From an optimization exercise on the open Yosys and OpenROAD flow, aimed at a short achievable clock period and few clock cycles; shortcuts taken in it are not production practice.
The RTL was checked by simulation tests, not by an equivalence proof against the original design.
Some runs may be left out. An edit can pass the tests and still lose a function that they never use.
The flow treats the clock pin as an ideal source, which a real chip does not have.
Power and IR drop assume default switching activity.

$ cat design/flow/config.mk
export PLATFORM = sky130hd
export DESIGN_NAME = TopLevelProcessor
export DESIGN_NICKNAME = TopLevelProcessor
export VERILOG_FILES = /design/flow/design.v
export SDC_FILE = /design/flow/constraint.sdc
export NUM_CORES = 4
export LEC_CHECK = 0
export CAP_MARGIN = 20
export CORE_MARGIN = 2
export CORE_UTILIZATION = 40
export SLEW_MARGIN = 20
$ cat design/flow/constraint.sdc
create_clock -name core_clock -period 15.0 [get_ports {clk}]
set_input_delay 3.0000 -clock core_clock [delete_from_list [all_inputs] [get_ports {clk}]]
set_output_delay 3.0000 -clock core_clock [all_outputs]
set_load 0.01 [all_outputs]
$ cat design/flow/design.v
`timescale 1ns / 1ps
module ALU(
    input [31:0] A,
    input [31:0] B,
    input [3:0] ALUControl,
    output reg [31:0] ALUResult,
    output Zero
);
    always @(*) begin
        case (ALUControl)
            4'b0000: ALUResult = A & B;
            4'b0001: ALUResult = A | B;
            4'b0010: ALUResult = A + B;
            4'b0011: ALUResult = A ^ B;
            4'b0100: ALUResult = A << B[4:0];                               
            4'b0101: ALUResult = A >> B[4:0];                               
            4'b0110: ALUResult = A - B;
            4'b0111: ALUResult = ($signed(A) < $signed(B)) ? 32'd1 : 32'd0;  
            default: ALUResult = 32'b0;
        endcase
    end
    assign Zero = (ALUResult == 0);
endmodule
`timescale 1ns / 1ps
module ALUControl (
    input  [1:0] aluOp,
    input  [2:0] funct3,
    input  [6:0] funct7,
    output reg [3:0] aluControlSignal
);
    always @(*) begin
        case (aluOp)
            2'b00: aluControlSignal = 4'b0010;  
            2'b01: aluControlSignal = 4'b0110;  
            2'b10: begin
                case ({funct7, funct3})
                    10'b0000000_000: aluControlSignal = 4'b0010;  
                    10'b0100000_000: aluControlSignal = 4'b0110;  
                    10'b0000000_111: aluControlSignal = 4'b0000;  
                    10'b0000000_110: aluControlSignal = 4'b0001;  
                    10'b0000000_100: aluControlSignal = 4'b0011;  
                    10'b0000000_001: aluControlSignal = 4'b0100;  
                    10'b0000000_101: aluControlSignal = 4'b0101;  
                    10'b0000000_010: aluControlSignal = 4'b0111;  
                    default:         aluControlSignal = 4'b0000;
                endcase
            end
            default: aluControlSignal = 4'b0000;
        endcase
    end
endmodule
`timescale 1ns / 1ps
module MainControl(
    input  [6:0] opcode,
    output reg regWrite,
    output reg memRead,
    output reg memWrite,
    output reg aluSrc,
    output reg memToReg,
    output reg branch,
    output reg [1:0] aluOp
);
always @(*) begin
    regWrite = 0;
    memRead  = 0;
    memWrite = 0;
    aluSrc   = 0;
    memToReg = 0;
    branch   = 0;
    aluOp    = 2'b00;
    case(opcode)
        7'b0110011: begin
            regWrite = 1;
            aluSrc   = 0;
            aluOp    = 2'b10;  
        end
        7'b0010011: begin
            regWrite = 1;
            aluSrc   = 1;
            aluOp    = 2'b00; 
        end
        7'b0000011: begin
            regWrite = 1;
            memRead  = 1;
            aluSrc   = 1;
            memToReg = 1;
            aluOp    = 2'b00;  
        end
        7'b0100011: begin
            memWrite = 1;
            aluSrc   = 1;
            aluOp    = 2'b00;  
        end
        7'b1100011: begin
            aluSrc   = 0;
            branch   = 1;
            aluOp    = 2'b01;  
        end
        7'b1101111: regWrite = 1;  
        7'b1100111: begin          
            regWrite = 1;
            aluSrc   = 1;
        end
        7'b0110111: begin          
            regWrite = 1;
            aluSrc   = 1;
        end
        default: begin
            regWrite = 0;
            aluOp    = 2'b00;
        end
    endcase
end
endmodule
`timescale 1ns / 1ps
module control_top (
    input  [6:0] opcode,
    input  [2:0] funct3,
    input  [6:0] funct7,
    output regWrite,
    output memRead,
    output memWrite,
    output aluSrc,
    output memToReg,
    output branch,
    output [3:0] aluControl
);
    wire [1:0] ALUOp;
    wire [3:0] aluControlSignal;
    MainControl mainCtrl (
        .opcode(opcode),
        .regWrite(regWrite),
        .memRead(memRead),
        .memWrite(memWrite),
        .aluSrc(aluSrc),
        .memToReg(memToReg),
        .branch(branch),
        .aluOp(ALUOp)
    );
    ALUControl aluCtrl (
        .aluOp(ALUOp),
        .funct3(funct3),
        .funct7(funct7),
        .aluControlSignal(aluControlSignal)
    );
    assign aluControl = aluControlSignal;
endmodule
`timescale 1ns / 1ps
module immGen(
    input [31:0] instr,
    output reg [31:0] imm
);
    always @(*) begin
        case (instr[6:0])
            7'b0010011, 7'b0000011, 7'b1100111: 
                imm = {{20{instr[31]}}, instr[31:20]};
            7'b0100011: 
                imm = {{20{instr[31]}}, instr[31:25], instr[11:7]};
            7'b1100011: 
                imm = {{19{instr[31]}}, instr[31], instr[7], instr[30:25], instr[11:8], 1'b0};
            7'b0110111:
                imm = {instr[31:12], 12'b0};
            7'b1101111:
                imm = {{11{instr[31]}}, instr[31], instr[19:12], instr[20], instr[30:21], 1'b0};
            default: 
                imm = 32'b0;
        endcase
    end
endmodule
`timescale 1ns / 1ps
module mux2(
    input [31:0] in0,
    input [31:0] in1,
    input sel,
    output [31:0] out
);
    assign out = sel ? in1 : in0;
endmodule
`timescale 1ns / 1ps
module pcAdder(
    input [31:0] pc,
    output [31:0] pc4
);
    assign pc4 = pc + 4;
endmodule
`timescale 1ns / 1ps
module branchAdder(
    input [31:0] pc,
    input [31:0] imm,
    output [31:0] branchAddr
);
    assign branchAddr = pc + imm;
endmodule
`timescale 1ns / 1ps
module ProgramCounter(
    input clk,
    input reset,
    input [31:0] nextPC,
    output reg [31:0] pc
);
    always @(posedge clk) begin
        if (reset)
            pc <= 32'h00000000;
        else
            pc <= nextPC;
    end
endmodule
`timescale 1ns / 1ps
module RegisterFile(
    input clk,
    input rst,
    input writeEnable,
    input [4:0] rs1,
    input [4:0] rs2,
    input [4:0] rd,
    input [31:0] writeData,
    output [31:0] readData1,
    output [31:0] readData2
);
    reg [31:0] regs [0:31];
    integer i;
    always @(posedge clk) begin
        if (rst) begin
            for (i = 0; i < 32; i = i + 1)
                regs[i] <= 32'b0;
        end
        else if (writeEnable && rd != 0) begin
            regs[rd] <= writeData;
        end
    end
    assign readData1 = (rs1 == 0) ? 32'b0 : regs[rs1];
    assign readData2 = (rs2 == 0) ? 32'b0 : regs[rs2];
endmodule
`timescale 1ns / 1ps
module TopLevelProcessor(
    input clk,
    input reset,
    output [31:0] imem_addr,
    input  [31:0] imem_data,
    output [31:0] dmem_addr,
    output [31:0] dmem_wdata,
    output        dmem_we,
    input  [31:0] dmem_rdata
);
    wire [31:0] pc, nextPC, pc4;
    ProgramCounter PC_Unit (
        .clk(clk),
        .reset(reset),
        .nextPC(nextPC),
        .pc(pc)
    );
    pcAdder Add4 (
        .pc(pc),
        .pc4(pc4)
    );
    wire [31:0] instruction;
    assign imem_addr   = pc;
    assign instruction = imem_data;
    wire regWrite, aluSrc, memWrite, memRead, memToReg, branch;
    wire [3:0] aluControlSignal;
    control_top CU (
        .opcode(instruction[6:0]),
        .funct3(instruction[14:12]),
        .funct7(instruction[31:25]),
        .regWrite(regWrite),
        .memRead(memRead),
        .memWrite(memWrite),
        .aluSrc(aluSrc),
        .memToReg(memToReg),
        .branch(branch),
        .aluControl(aluControlSignal)
    );
    wire [31:0] imm;
    immGen IG (
        .instr(instruction),
        .imm(imm)
    );
    wire [31:0] readData1, readData2;
    wire [31:0] writeData;
    RegisterFile RF (
        .clk(clk),
        .rst(reset),
        .writeEnable(regWrite),
        .rs1(instruction[19:15]),
        .rs2(instruction[24:20]),
        .rd(instruction[11:7]),
        .writeData(writeData),
        .readData1(readData1),
        .readData2(readData2)
    );
    wire [31:0] aluInput2;
    wire [31:0] aluResult;
    wire zero;
    mux2 ALUMux (
        .in0(readData2),
        .in1(imm),
        .sel(aluSrc),
        .out(aluInput2)
    );
    ALU MainALU (
        .A(readData1),
        .B(aluInput2),
        .ALUControl(aluControlSignal),
        .ALUResult(aluResult),
        .Zero(zero)
    );
    wire [31:0] readData;
    assign dmem_addr  = aluResult;
    assign dmem_wdata = readData2;
    assign dmem_we    = memWrite;
    assign readData   = dmem_rdata;
    wire isJAL  = (instruction[6:0] == 7'b1101111);
    wire isJALR = (instruction[6:0] == 7'b1100111);
    wire isLUI  = (instruction[6:0] == 7'b0110111);
    wire [31:0] branchAddr;
    branchAdder AddImm (
        .pc(pc),
        .imm(imm),
        .branchAddr(branchAddr)
    );
    wire branch_cond;
    assign branch_cond =
        (instruction[14:12] == 3'b000) ? zero :            
        (instruction[14:12] == 3'b001) ? ~zero :           
        (instruction[14:12] == 3'b100) ? aluResult[31] :   
        1'b0;
    wire PCSrc = branch & branch_cond;
    assign nextPC =
        (isJAL)  ? (pc + imm) :
        (isJALR) ? ((readData1 + imm) & 32'hFFFFFFFE) :
        (PCSrc)  ? branchAddr :
                   pc4;
    assign writeData =
        (isLUI)           ? imm :
        (isJAL || isJALR) ? (pc + 4) :
        (memToReg)        ? readData :
                            aluResult;
endmodule
$ cat design/flow/run.sh
#!/bin/bash
# synth_recipe.tcl (not shown) runs the flow's synth.tcl, then flattens the netlist and writes it again
# the make line also repeats each setting of config.mk as NAME=value (left out here)
make -C /OpenROAD-flow-scripts/flow DESIGN_CONFIG=/design/flow/config.mk WORK_HOME=/design/flow/orfs CLKGATE_MAP_FILE= SYNTH_SCRIPT=/design/flow/synth_recipe.tcl finish
==> flow_summary_export.csv, run 1 <==
group,metric,value,unit
final_layout,fin_nets,6314,
final_layout,nMultiInputCombCells,4348,
drt,routedWlPerCell,40.0,µm
final_layout,area_growth,11.7,%
yosys,synth_top_family_by_area,"multiplexers",
final_layout,post-route-util,0.451,
die,die_x,418,µm
drt,first_pass_iters,6,
clocking,cts_made_buffers,114,
worst_setup_path,cp_top_family,"compound AO/OA/AOI/OAI gates",
final_layout,n_fill_cell,15600,
die,start_util,0.403,
final_layout,reg_top3,"RF.regs: 1024 flops, PC_Unit.pc: 32 flops",
final_layout,final_common_cell,"nor2_1",
yosys,synth-compound-area-share,0.107,
clocking,clk_path_buf_depth,3,
worst_setup_path,cp_slowest_stage_delay,0.98,ns
global_routing,grt_pass1_vias,55300,
timing,hold-worst-slack,0.657,ns
power_and_ir_drop,seq_power,3390,µW
die,die_h,418,µm
yosys,ys_ff_latch,1056,
yosys,synth_fa_ha_area_frac,0.0303,
worst_setup_path,critPathRequiredTime,12.00,ns
placement,io_buffers,162,
min_path,hold_end,"PC_Unit.pc[0]",
timing,slew_violations,0,
final_layout,register_area,0.0314,mm²
final_layout,non_clock_buffer_count,432,
final_layout,buf_share,0.0487,
power_and_ir_drop,share_seq_of_total_power,0.371,
yosys,synth_edf_count,1024,
yosys,synth_ff_type,"edfxtp_1",
timing,fmax,71.7,MHz
drt,highest_layer,"met5",
final_layout,largest-register,"RF.regs",
final_layout,clockBufferCount,138,
drt,wl_met1,115000,µm
drt,ant_nets,0,
drt,viasPerCell,6.91,
worst_setup_path,path_cells,"buf_8 > mux4_2 > mux2_2 > nand3_1 > and4_1 > inv_1 > o21ai_2 > buf_4 > inv_1 > ha_1 > or3_1 > a211o_1 > a311o_1 > a211oi_1 > buf_4 > o21bai_1 > a2111o_1 > o211ai_1 > xor2_1 > nor2_1 > a2111oi_0 > buf_4 > inv_1 > clkdlybuf4s50_1",
power_and_ir_drop,powerClk,2740,µW
worst_setup_path,critPathBufInv,8,
yosys,synthTopCellsByArea,"edfxtp_1, mux4_2, nor2_1, mux2i_1, ha_1",
clocking,clock_latency,0.78,ns
placement,placed_area,0.0730,mm²
drt,vias,58000,
clocking,postCtsHoldBufs,0,
die,io_pins,163,
timing,fin_ws,1.05,ns
power_and_ir_drop,switching_share,0.378,
clocking,ctsResizeCount,0,
yosys,synth.distinct_cells,118,
die,die_area,0.175,mm²
worst_setup_path,critPathSlowestCell,"a2111oi_0",
yosys,synth_area_leader_cell,"edfxtp_1",
final_layout,clkCellAreaFrac,0.0461,
outcome,status,"timing/DRC/antenna clean",
worst_setup_path,reg2reg_slack,5.43,ns
yosys,synth_mux_area_frac,0.207,
timing,rsz0062_at_grt,"false",
yosys,synth_top_area_frac,0.449,
die,num_rows,151,
yosys,synthSimpleGateAreaFrac,0.138,
worst_setup_path,rr_worst_depth,27,
min_path,min_from,"PC_Unit.pc[0]",
final_layout,final_cell_mix,"nor2_1, edfxtp_1, mux4_2, mux2i_1, nand2_1",
drt,drc,0,
global_routing,met2_usage,0.578,
global_routing,grt_pass1_wl,456000,µm
final_layout,drive_above_1_share,0.175,
worst_setup_path,r2r-end,"PC_Unit.pc[24]",
final_layout,multi_input_area_share,0.452,
final_layout,diodes,9,
placement,hpwl,232000,µm
final_layout,seq_cell_count,1056,
timing,worstMarginPinSlew,1.30,ns
global_routing,grt_max_degree,75,
clocking,cts.clk_slew.worst_paths,0.07,ns
clocking,cts_tree,"done",
worst_setup_path,worst-setup-path-type,"primary input to output port",
worst_setup_path,path_depth,24,
Testbench counts for the RTL of run 1, summed over its fixed seeds: cycles 259,349.
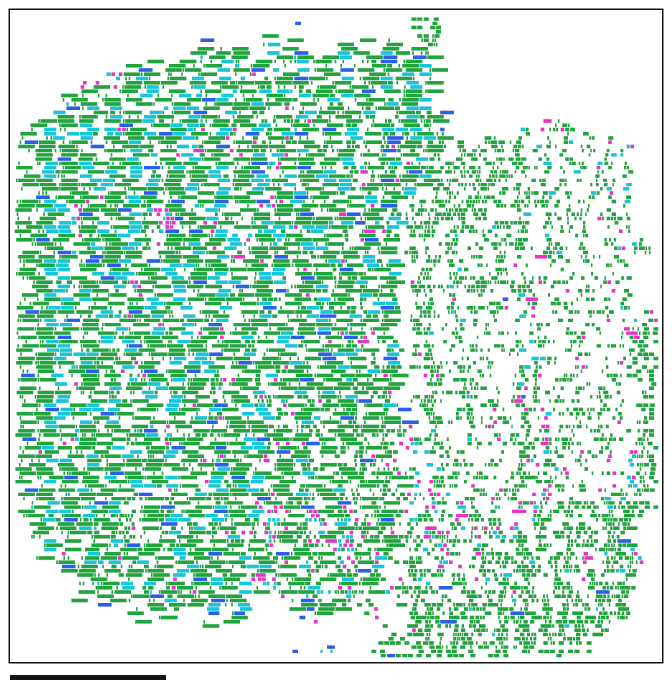
run_1/drive_strength.png
Scale bar: 100 µm.
color	size	cells	share
magenta	drive 3 to 4	293	4.7%
cyan	drive 2	649	11%
green	drive 1 or less	5096	82%
blue	drive 6 and up	140	2.3%

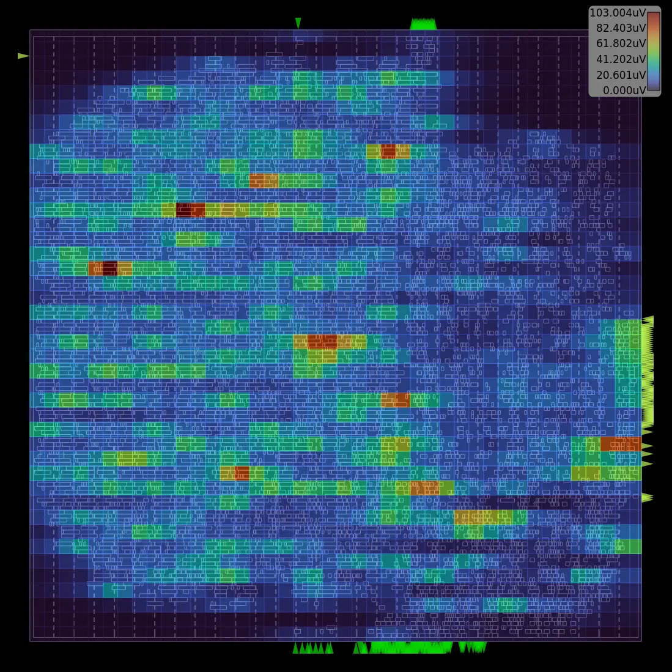
run_1/final_ir_drop.png
Pwr Total: 9130 µW
Switch Pwr: 3450 µW
Pint: 5680 µW
Power Density: 119 mW/mm²

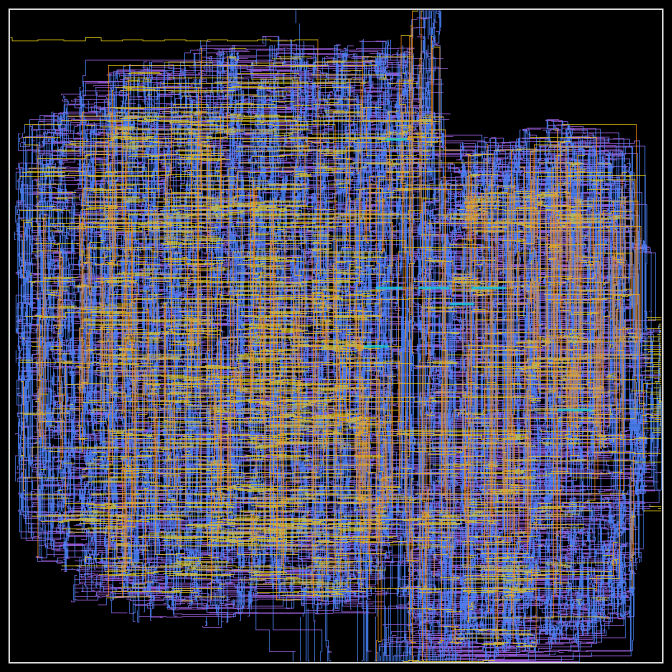
run_1/metal_stack.png
color	layer	wire length
cyan	met5	114 µm
blue	met2	148 mm
orange	met4	33.5 mm
purple	met1	115 mm
yellow	met3	39.3 mm

run_1/pdn.png
Pins as bars on the die edge.
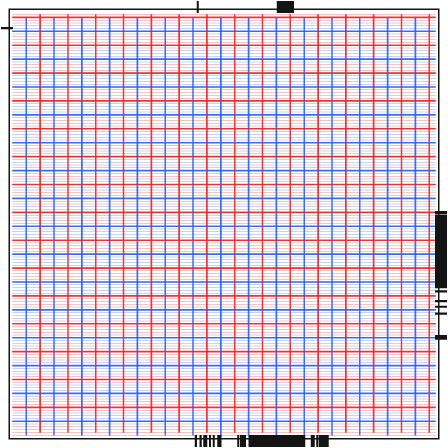

## Run 2: files that changed since run 1, shown whole
removed: design/flow/run.sh
==> design/flow/design.v <==
`timescale 1ns / 1ps
module TopLevelProcessor(
    input clk,
    input reset,
    output [31:0] imem_addr,
    input  [31:0] imem_data,
    output [31:0] dmem_addr,
    output [31:0] dmem_wdata,
    output        dmem_we,
    input  [31:0] dmem_rdata
);
    localparam BI = 3;               
    localparam BN = 1 << BI;
    localparam USE_BTB = 1;
    integer k;
    reg  [31:0] fpc;
    reg  [31:0] rf [1:31];
    reg         e_v;
    reg  [31:0] e_pc;
    reg         e_pt;                
    reg         e_hit;               
    reg  [31:0] e_imm;
    reg  [31:0] e_ra, e_rb;          
    reg  [4:0]  e_rd;
    reg         e_wex;               
    reg         e_ldw;               
    reg         e_addi, e_lui, e_link, e_st, e_br, e_jal, e_jalr;
    reg  [7:0]  e_rop;               
    reg  [2:0]  e_bf;                
    reg  [31:0] m_addr, m_wdata;
    reg         m_we;
    reg         m_ld;
    reg  [4:0]  m_rd;
    reg         w_we;
    reg  [4:0]  w_rd;
    reg  [31:0] w_res;
    reg           bt_v   [0:BN-1];
    reg  [31:1]   bt_tag [0:BN-1];
    reg  [31:1]   bt_tgt [0:BN-1];
    reg           u_set, u_clr;      
    reg  [BI-1:0] u_idx;
    reg  [31:1]   u_tag, u_tgt;
    assign imem_addr  = fpc;
    assign dmem_addr  = m_addr;
    assign dmem_wdata = m_wdata;
    assign dmem_we    = m_we;
    wire [31:0] I  = imem_data;
    wire [6:0]  op = I[6:0];
    wire [2:0]  f3 = I[14:12];
    wire [6:0]  f7 = I[31:25];
    wire [4:0]  rd = I[11:7], rs1 = I[19:15], rs2 = I[24:20];
    wire isR    = (op == 7'b0110011);
    wire isI    = (op == 7'b0010011);
    wire isLd   = (op == 7'b0000011);
    wire isSt   = (op == 7'b0100011);
    wire isBr   = (op == 7'b1100011);
    wire isJal  = (op == 7'b1101111);
    wire isJalr = (op == 7'b1100111);
    wire isLui  = (op == 7'b0110111);
    wire [31:0] immI = {{20{I[31]}}, I[31:20]};
    wire [31:0] immS = {{20{I[31]}}, I[31:25], I[11:7]};
    wire [31:0] immB = {{19{I[31]}}, I[31], I[7], I[30:25], I[11:8], 1'b0};
    wire [31:0] immU = {I[31:12], 12'b0};
    wire [31:0] immJ = {{11{I[31]}}, I[31], I[19:12], I[20], I[30:21], 1'b0};
    reg [31:0] d_imm;
    always @(*) begin
        if (isSt)       d_imm = immS;
        else if (isBr)  d_imm = immB;
        else if (isLui) d_imm = immU;
        else if (isJal) d_imm = immJ;
        else            d_imm = immI;
    end
    wire wrex = isR | isI | isJal | isJalr | isLui;
    wire rdnz = (rd != 5'd0);
    reg [7:0] d_rop;
    always @(*) begin
        d_rop = 8'b0;
        case ({f7, f3})
            10'b0000000_000: d_rop[0] = 1'b1;    
            10'b0100000_000: d_rop[1] = 1'b1;    
            10'b0000000_110: d_rop[3] = 1'b1;    
            10'b0000000_100: d_rop[4] = 1'b1;    
            10'b0000000_001: d_rop[5] = 1'b1;    
            10'b0000000_101: d_rop[6] = 1'b1;    
            10'b0000000_010: d_rop[7] = 1'b1;    
            default:         d_rop[2] = 1'b1;    
        endcase
        if (!isR) d_rop = 8'b0;
    end
    wire [2:0] d_bf = {f3 == 3'b100, f3 == 3'b001, f3 == 3'b000};
    wire [31:0] res;                 
    wire        exw = e_v & e_wex;
    wire [31:0] prv = w_we ? w_res : dmem_rdata;    
    wire        prw = w_we | m_ld;
    reg [31:0] r1, r2;
    always @(*) begin
        r1 = 32'b0;
        r2 = 32'b0;
        for (k = 1; k < 32; k = k + 1) begin
            r1 = r1 | ({32{rs1 == k}} & rf[k]);
            r2 = r2 | ({32{rs2 == k}} & rf[k]);
        end
    end
    wire s1ex = exw & (e_rd == rs1);
    wire s2ex = exw & (e_rd == rs2);
    wire s1pv = prw & (w_rd == rs1);
    wire s2pv = prw & (w_rd == rs2);
    wire [31:0] v1 = s1ex ? res : s1pv ? prv : r1;
    wire [31:0] v2 = s2ex ? res : s2pv ? prv : r2;
    wire hold = e_v & e_ldw & ((e_rd == rs1) | (e_rd == rs2));
    wire [BI-1:0] fidx = fpc[BI+1:2];
    wire [31:1]   ftag = {fpc[31:BI+2], {BI{1'b0}}, fpc[1]};
    wire          fhit = (USE_BTB != 0) & bt_v[fidx] & (bt_tag[fidx] == ftag);
    wire [31:0]   fpc4 = fpc + 32'd4;
    wire          fpt   = fhit;
    wire [31:0]   fpred = fhit ? {bt_tgt[fidx], 1'b0} : fpc4;
    wire [31:0]   fnext = hold ? fpc : fpred;    
    wire        go    = e_v;
    wire [31:0] a = e_ra, b = e_rb;
    wire [31:0] sumI  = e_ra + e_imm;
    wire [31:0] addR  = a + b;
    wire [31:0] dif   = a - b;
    wire [31:0] pc4   = e_pc + 32'd4;
    wire [31:0] tgt   = e_pc + e_imm;
    function [1:0] cmb(input [1:0] hi, input [1:0] lo);     
        cmb = {hi[1] | (hi[0] & lo[1]), hi[0] & lo[0]};
    endfunction
    reg [1:0] ct [0:62];
    integer i;
    always @(*) begin
        for (i = 0; i < 32; i = i + 1)
            ct[i] = (i < 31) ? {~e_ra[i] & e_rb[i], ~(e_ra[i] ^ e_rb[i])} : 2'b01;
        for (i = 0; i < 16; i = i + 1) ct[32+i] = cmb(ct[2*i+1], ct[2*i]);
        for (i = 0; i < 8; i = i + 1)  ct[48+i] = cmb(ct[32+2*i+1], ct[32+2*i]);
        for (i = 0; i < 4; i = i + 1)  ct[56+i] = cmb(ct[48+2*i+1], ct[48+2*i]);
        for (i = 0; i < 2; i = i + 1)  ct[60+i] = cmb(ct[56+2*i+1], ct[56+2*i]);
        ct[62] = cmb(ct[61], ct[60]);
    end
    wire eq  = ct[62][0] & ~(e_ra[31] ^ e_rb[31]);
    wire lt  = e_ra[31] ^ e_rb[31] ^ ct[62][1];   
    wire slt = (a[31] != b[31]) ? a[31] : ct[62][1];    
    wire [31:0] rres =
        ({32{e_rop[0]}} & addR) |
        ({32{e_rop[1]}} & dif) |
        ({32{e_rop[2]}} & (a & b)) |
        ({32{e_rop[3]}} & (a | b)) |
        ({32{e_rop[4]}} & (a ^ b)) |
        ({32{e_rop[5]}} & (a << b[4:0])) |
        ({32{e_rop[6]}} & (a >> b[4:0])) |
        {31'b0, e_rop[7] & slt};
    assign res = ({32{e_addi}} & sumI) | ({32{e_lui}} & e_imm) | ({32{e_link}} & pc4) | rres;
    wire brt   = e_br & ((e_bf[0] & eq) | (e_bf[1] & ~eq) | (e_bf[2] & lt));
    wire taken = e_jal | e_jalr | brt;
    wire redir = go & (e_jalr | (taken ^ e_pt));
    wire [31:0] nT = e_pt ? fnext : tgt;         
    wire [31:0] nN = e_pt ? pc4 : fnext;         
    wire [31:0] nO = e_jalr ? {sumI[31:1], 1'b0} : e_jal ? (e_pt ? fnext : tgt) : e_pt ? pc4 : fnext;
    wire        cnd = (e_bf[0] & eq) | (e_bf[1] & ~eq) | (e_bf[2] & lt);
    wire [31:0] fpc_n = (go & e_br) ? (cnd ? nT : nN) : go ? nO : fnext;
    wire [BI-1:0] eidx = e_pc[BI+1:2];
    wire [31:1]   etag = {e_pc[31:BI+2], {BI{1'b0}}, e_pc[1]};
    always @(posedge clk) begin
        e_pc   <= fpc;
        e_pt   <= fpt;
        e_hit  <= fhit;
        e_imm  <= d_imm;
        e_ra   <= v1;
        e_rb   <= v2;
        e_rd   <= rd;
        e_wex  <= wrex & rdnz;
        e_ldw  <= isLd & rdnz;
        e_addi <= isI;
        e_lui  <= isLui;
        e_link <= isJal | isJalr;
        e_st   <= isSt;
        e_br   <= isBr;
        e_jal  <= isJal;
        e_jalr <= isJalr;
        e_rop  <= d_rop;
        e_bf   <= d_bf;
        m_addr  <= sumI;
        m_wdata <= e_rb;
        m_rd    <= e_rd;
        w_rd    <= e_rd;
        w_res   <= res;
        u_idx   <= eidx;
        u_tag   <= etag;
        u_tgt   <= tgt[31:1];
        if (reset) begin
            fpc   <= 32'b0;
            e_v   <= 1'b0;
            m_we  <= 1'b0;
            m_ld  <= 1'b0;
            w_we  <= 1'b0;
            u_set <= 1'b0;
            u_clr <= 1'b0;
            for (k = 0; k < BN; k = k + 1) bt_v[k] <= 1'b0;
        end else begin
            fpc <= fpc_n;
            e_v <= ~redir & ~hold;
            m_we  <= go & e_st;
            m_ld  <= go & e_ldw;
            w_we  <= go & e_wex;
            u_set <= go & (e_br | e_jal) & taken;
            u_clr <= go & e_hit & ~taken;
            if (u_set) begin
                bt_v[u_idx]   <= 1'b1;
                bt_tag[u_idx] <= u_tag;
                bt_tgt[u_idx] <= u_tgt;
            end else if (u_clr) begin
                bt_v[u_idx]   <= 1'b0;
            end
        end
    end
    always @(posedge clk) begin
        for (k = 1; k < 32; k = k + 1) begin
            if (reset)
                rf[k] <= 32'b0;
            else if (w_we & (w_rd == k))
                rf[k] <= w_res;
            else if (m_ld & (m_rd == k))
                rf[k] <= dmem_rdata;
        end
    end
endmodule
==> design/flow/flow/run.sh <==
#!/bin/bash
# Standard ORFS layout (standard.sh, standard synthesis unchanged), with the
# timing repair steps asked to leave SETUP_MARGIN ns of setup slack at the design's
# clock period, so that they work on paths far shorter than the period; gate sizing
# free to change a cell's footprint; and extra repair rounds after CTS
# (flow/post_cts.tcl, run through ORFS's POST_CTS_TCL hook).
set -euo pipefail
cd "$(dirname "$0")/.."
SETUP_MARGIN=${SETUP_MARGIN:-11}
TNS_PCT=${TNS_PCT:-100}
bash standard.sh SETUP_SLACK_MARGIN=$SETUP_MARGIN TNS_END_PERCENT=$TNS_PCT \
  MATCH_CELL_FOOTPRINT=0 POST_CTS_TCL="$PWD/flow/post_cts.tcl" finish > standard_make.log 2>&1
==> design/flow/flow/post_cts.tcl <==
# Extra setup-repair rounds after CTS (placement parasitics), each asked to leave
# more slack at the design's clock period; then legalize the placement again.
estimate_parasitics -placement
foreach margin {10.0 10.4 10.8 11.2} {
  repair_timing -setup -setup_margin $margin -repair_tns 100 -max_passes 100 -verbose
}
detailed_placement
check_placement -verbose
estimate_parasitics -placement
report_worst_slack -max -digits 3
==> design/flow/standard.sh <==
#!/bin/bash
# synth_recipe.tcl (not shown) runs the flow's synth.tcl, then flattens the netlist and writes it again
# the make line also repeats each setting of config.mk as NAME=value (left out here)
make -C /OpenROAD-flow-scripts/flow DESIGN_CONFIG=/design/flow/config.mk WORK_HOME=/design/flow/orfs CLKGATE_MAP_FILE= SYNTH_SCRIPT=/design/flow/synth_recipe.tcl "${@:-finish}"
==> design/flow/config.mk <==
export PLATFORM = sky130hd
export DESIGN_NAME = TopLevelProcessor
export DESIGN_NICKNAME = TopLevelProcessor
export VERILOG_FILES = /design/flow/design.v
export SDC_FILE = /design/flow/constraint.sdc
export NUM_CORES = 4
export LEC_CHECK = 0
export ABC_CLOCK_PERIOD_IN_PS = 3000
export CAP_MARGIN = 20
export CELL_PAD_IN_SITES_DETAIL_PLACEMENT = 1
export CELL_PAD_IN_SITES_GLOBAL_PLACEMENT = 1
export CORE_MARGIN = 2
export CORE_UTILIZATION = 32
export SLEW_MARGIN = 20
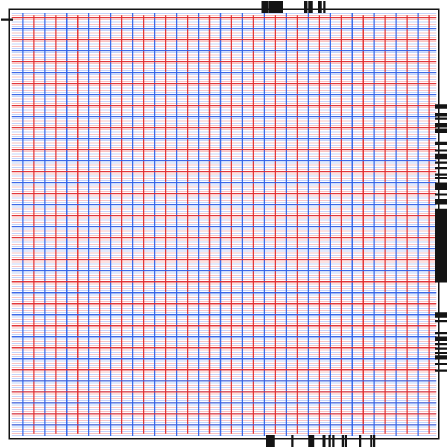
run_2/pdn.png
Pins as bars on the die edge.
color	net
red	VDD
blue	VSS
met5 straps	38
signal pins	163
met4 straps	38

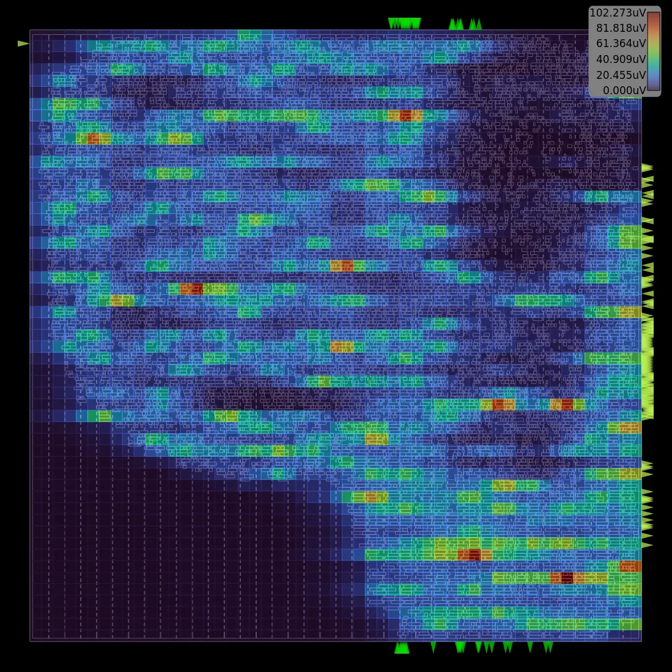
run_2/final_ir_drop.png
Pwr Total: 11400 µW
Pint: 8410 µW

==> run 2 against run 1 <==
  * Synthesized cell count rose by 50%
  * Worst hold slack got worse by 0.26 ns
  * Sequential cell count rose by 771
  * Synthesized area rose by 29%
  * Via count rose by 65%
  * Highest routed layer unchanged
  * Maximum frequency rose to 2.9 times the previous value
==> flow_summary_export.csv, run 2 <==
group,metric,value,unit
worst_setup_path,cp_slowest_stage_delay,0.47,ns
drt,first_pass_iters,17,
yosys,synth_edf_count,480,
yosys,synth_ff_type,"dfxtp_1",
final_layout,non_clock_buffer_count,1268,
yosys,synth_top_area_frac,0.306,
final_layout,largest-register,"rf",
global_routing,grt_max_degree,99,
global_routing,grt_pass1_wl,775000,µm
worst_setup_path,critPathSlowestCell,"nor3_4",
die,die_area,0.280,mm²
timing,hold-worst-slack,0.393,ns
timing,fmax,206,MHz
yosys,synth_fa_ha_area_frac,0.0280,
final_layout,area_growth,35.0,%
clocking,cts.clk_slew.worst_paths,0.06,ns
final_layout,diodes,61,
die,start_util,0.322,
worst_setup_path,critPathRequiredTime,15.78,ns
timing,rsz0062_at_grt,"true",
drt,viasPerCell,7.08,
power_and_ir_drop,powerClk,5180,µW
worst_setup_path,critPathBufInv,5,
final_layout,multi_input_area_share,0.413,
final_layout,clockBufferCount,289,
power_and_ir_drop,switchingPower,3020,µW
yosys,synthTopCellsByArea,"dfxtp_1, edfxtp_1, a211oi_1, nor2_1, a221oi_1",
outcome,status,"timing/DRC/antenna clean",
yosys,synth_top_family_by_area,"compound AO/OA/AOI/OAI gates",
final_layout,nMultiInputCombCells,6186,
power_and_ir_drop,switching_share,0.264,
yosys,synth.distinct_cells,91,
final_layout,post-route-util,0.435,
die,die_x,529,µm
drt,wl_met1,211000,µm
worst_setup_path,worst-setup-path-type,"primary input to flop",
final_layout,drive_above_1_share,0.280,
final_layout,seq_cell_count,1827,
placement,hpwl,313000,µm
clocking,clock_latency,0.97,ns
final_layout,final_cell_mix,"nor2_1, dfxtp_1, a211oi_1, buf_4, edfxtp_1",
timing,worstMarginPinSlew,1.28,ns
global_routing,grt_pass1_vias,89300,
Testbench counts for the RTL of run 2, summed over its fixed seeds: cycles 278,041.
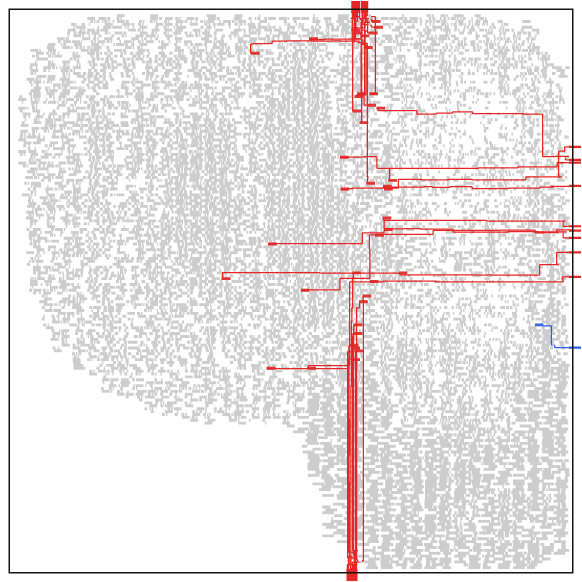
run_2/port_nets.png
color	port	bits	direction	edge	end cells	buffers	wire
red	dmem_rdata	32	input	14 north, 9 east, 9 south	41	32	5790 µm
blue	dmem_we	1	output	east	1	1	44.8 µm

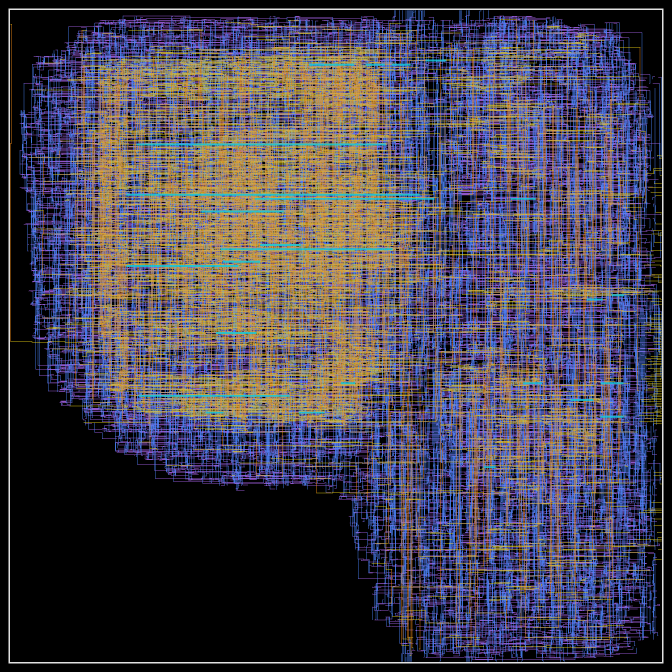
run_2/metal_stack.png
color	layer	wire length
yellow	met3	83.8 mm
cyan	met5	1320 µm
purple	met1	211 mm
orange	met4	58.5 mm
blue	met2	226 mm

## re-timing with driven ports
Ports are ideal in the flow. The routed layouts listed here were re-timed in OpenROAD. Step 1 (the two cells are an assumption about what drives the block):
set clk [get_ports {clk}]
set_driving_cell -lib_cell sky130_fd_sc_hd__clkbuf_16 $clk
set_driving_cell -lib_cell sky130_fd_sc_hd__buf_2 [delete_from_list [all_inputs] $clk]
Step 2 adds t to the input delays and takes it off the output delays; t is the mean of the earliest and latest rising clock arrival at the registers after step 1. Input paths then give back, and output paths get back, about the clock's delay inside the block. Slacks: ideal ports / drivers / drivers and shift; pairs: ideal ports / drivers.
| run | t, ns | setup slack, ns | worst register clock-pin slew, ns | cell pins on the clock port's net |
|---|---|---|---|---|
| run 1 | 0.812 | 1.054 / 0.992 / 0.992 | 0.07 / 0.07 | 1 |
| run 2 | 0.998 | 10.154 / 10.077 / 9.079 | 0.07 / 0.07 | 1 |
After both steps every run listed still meets setup and hold. For run 2, which loses most, drivers alone change the setup slack by -0.077 ns; drivers and shift together by -1.075 ns.
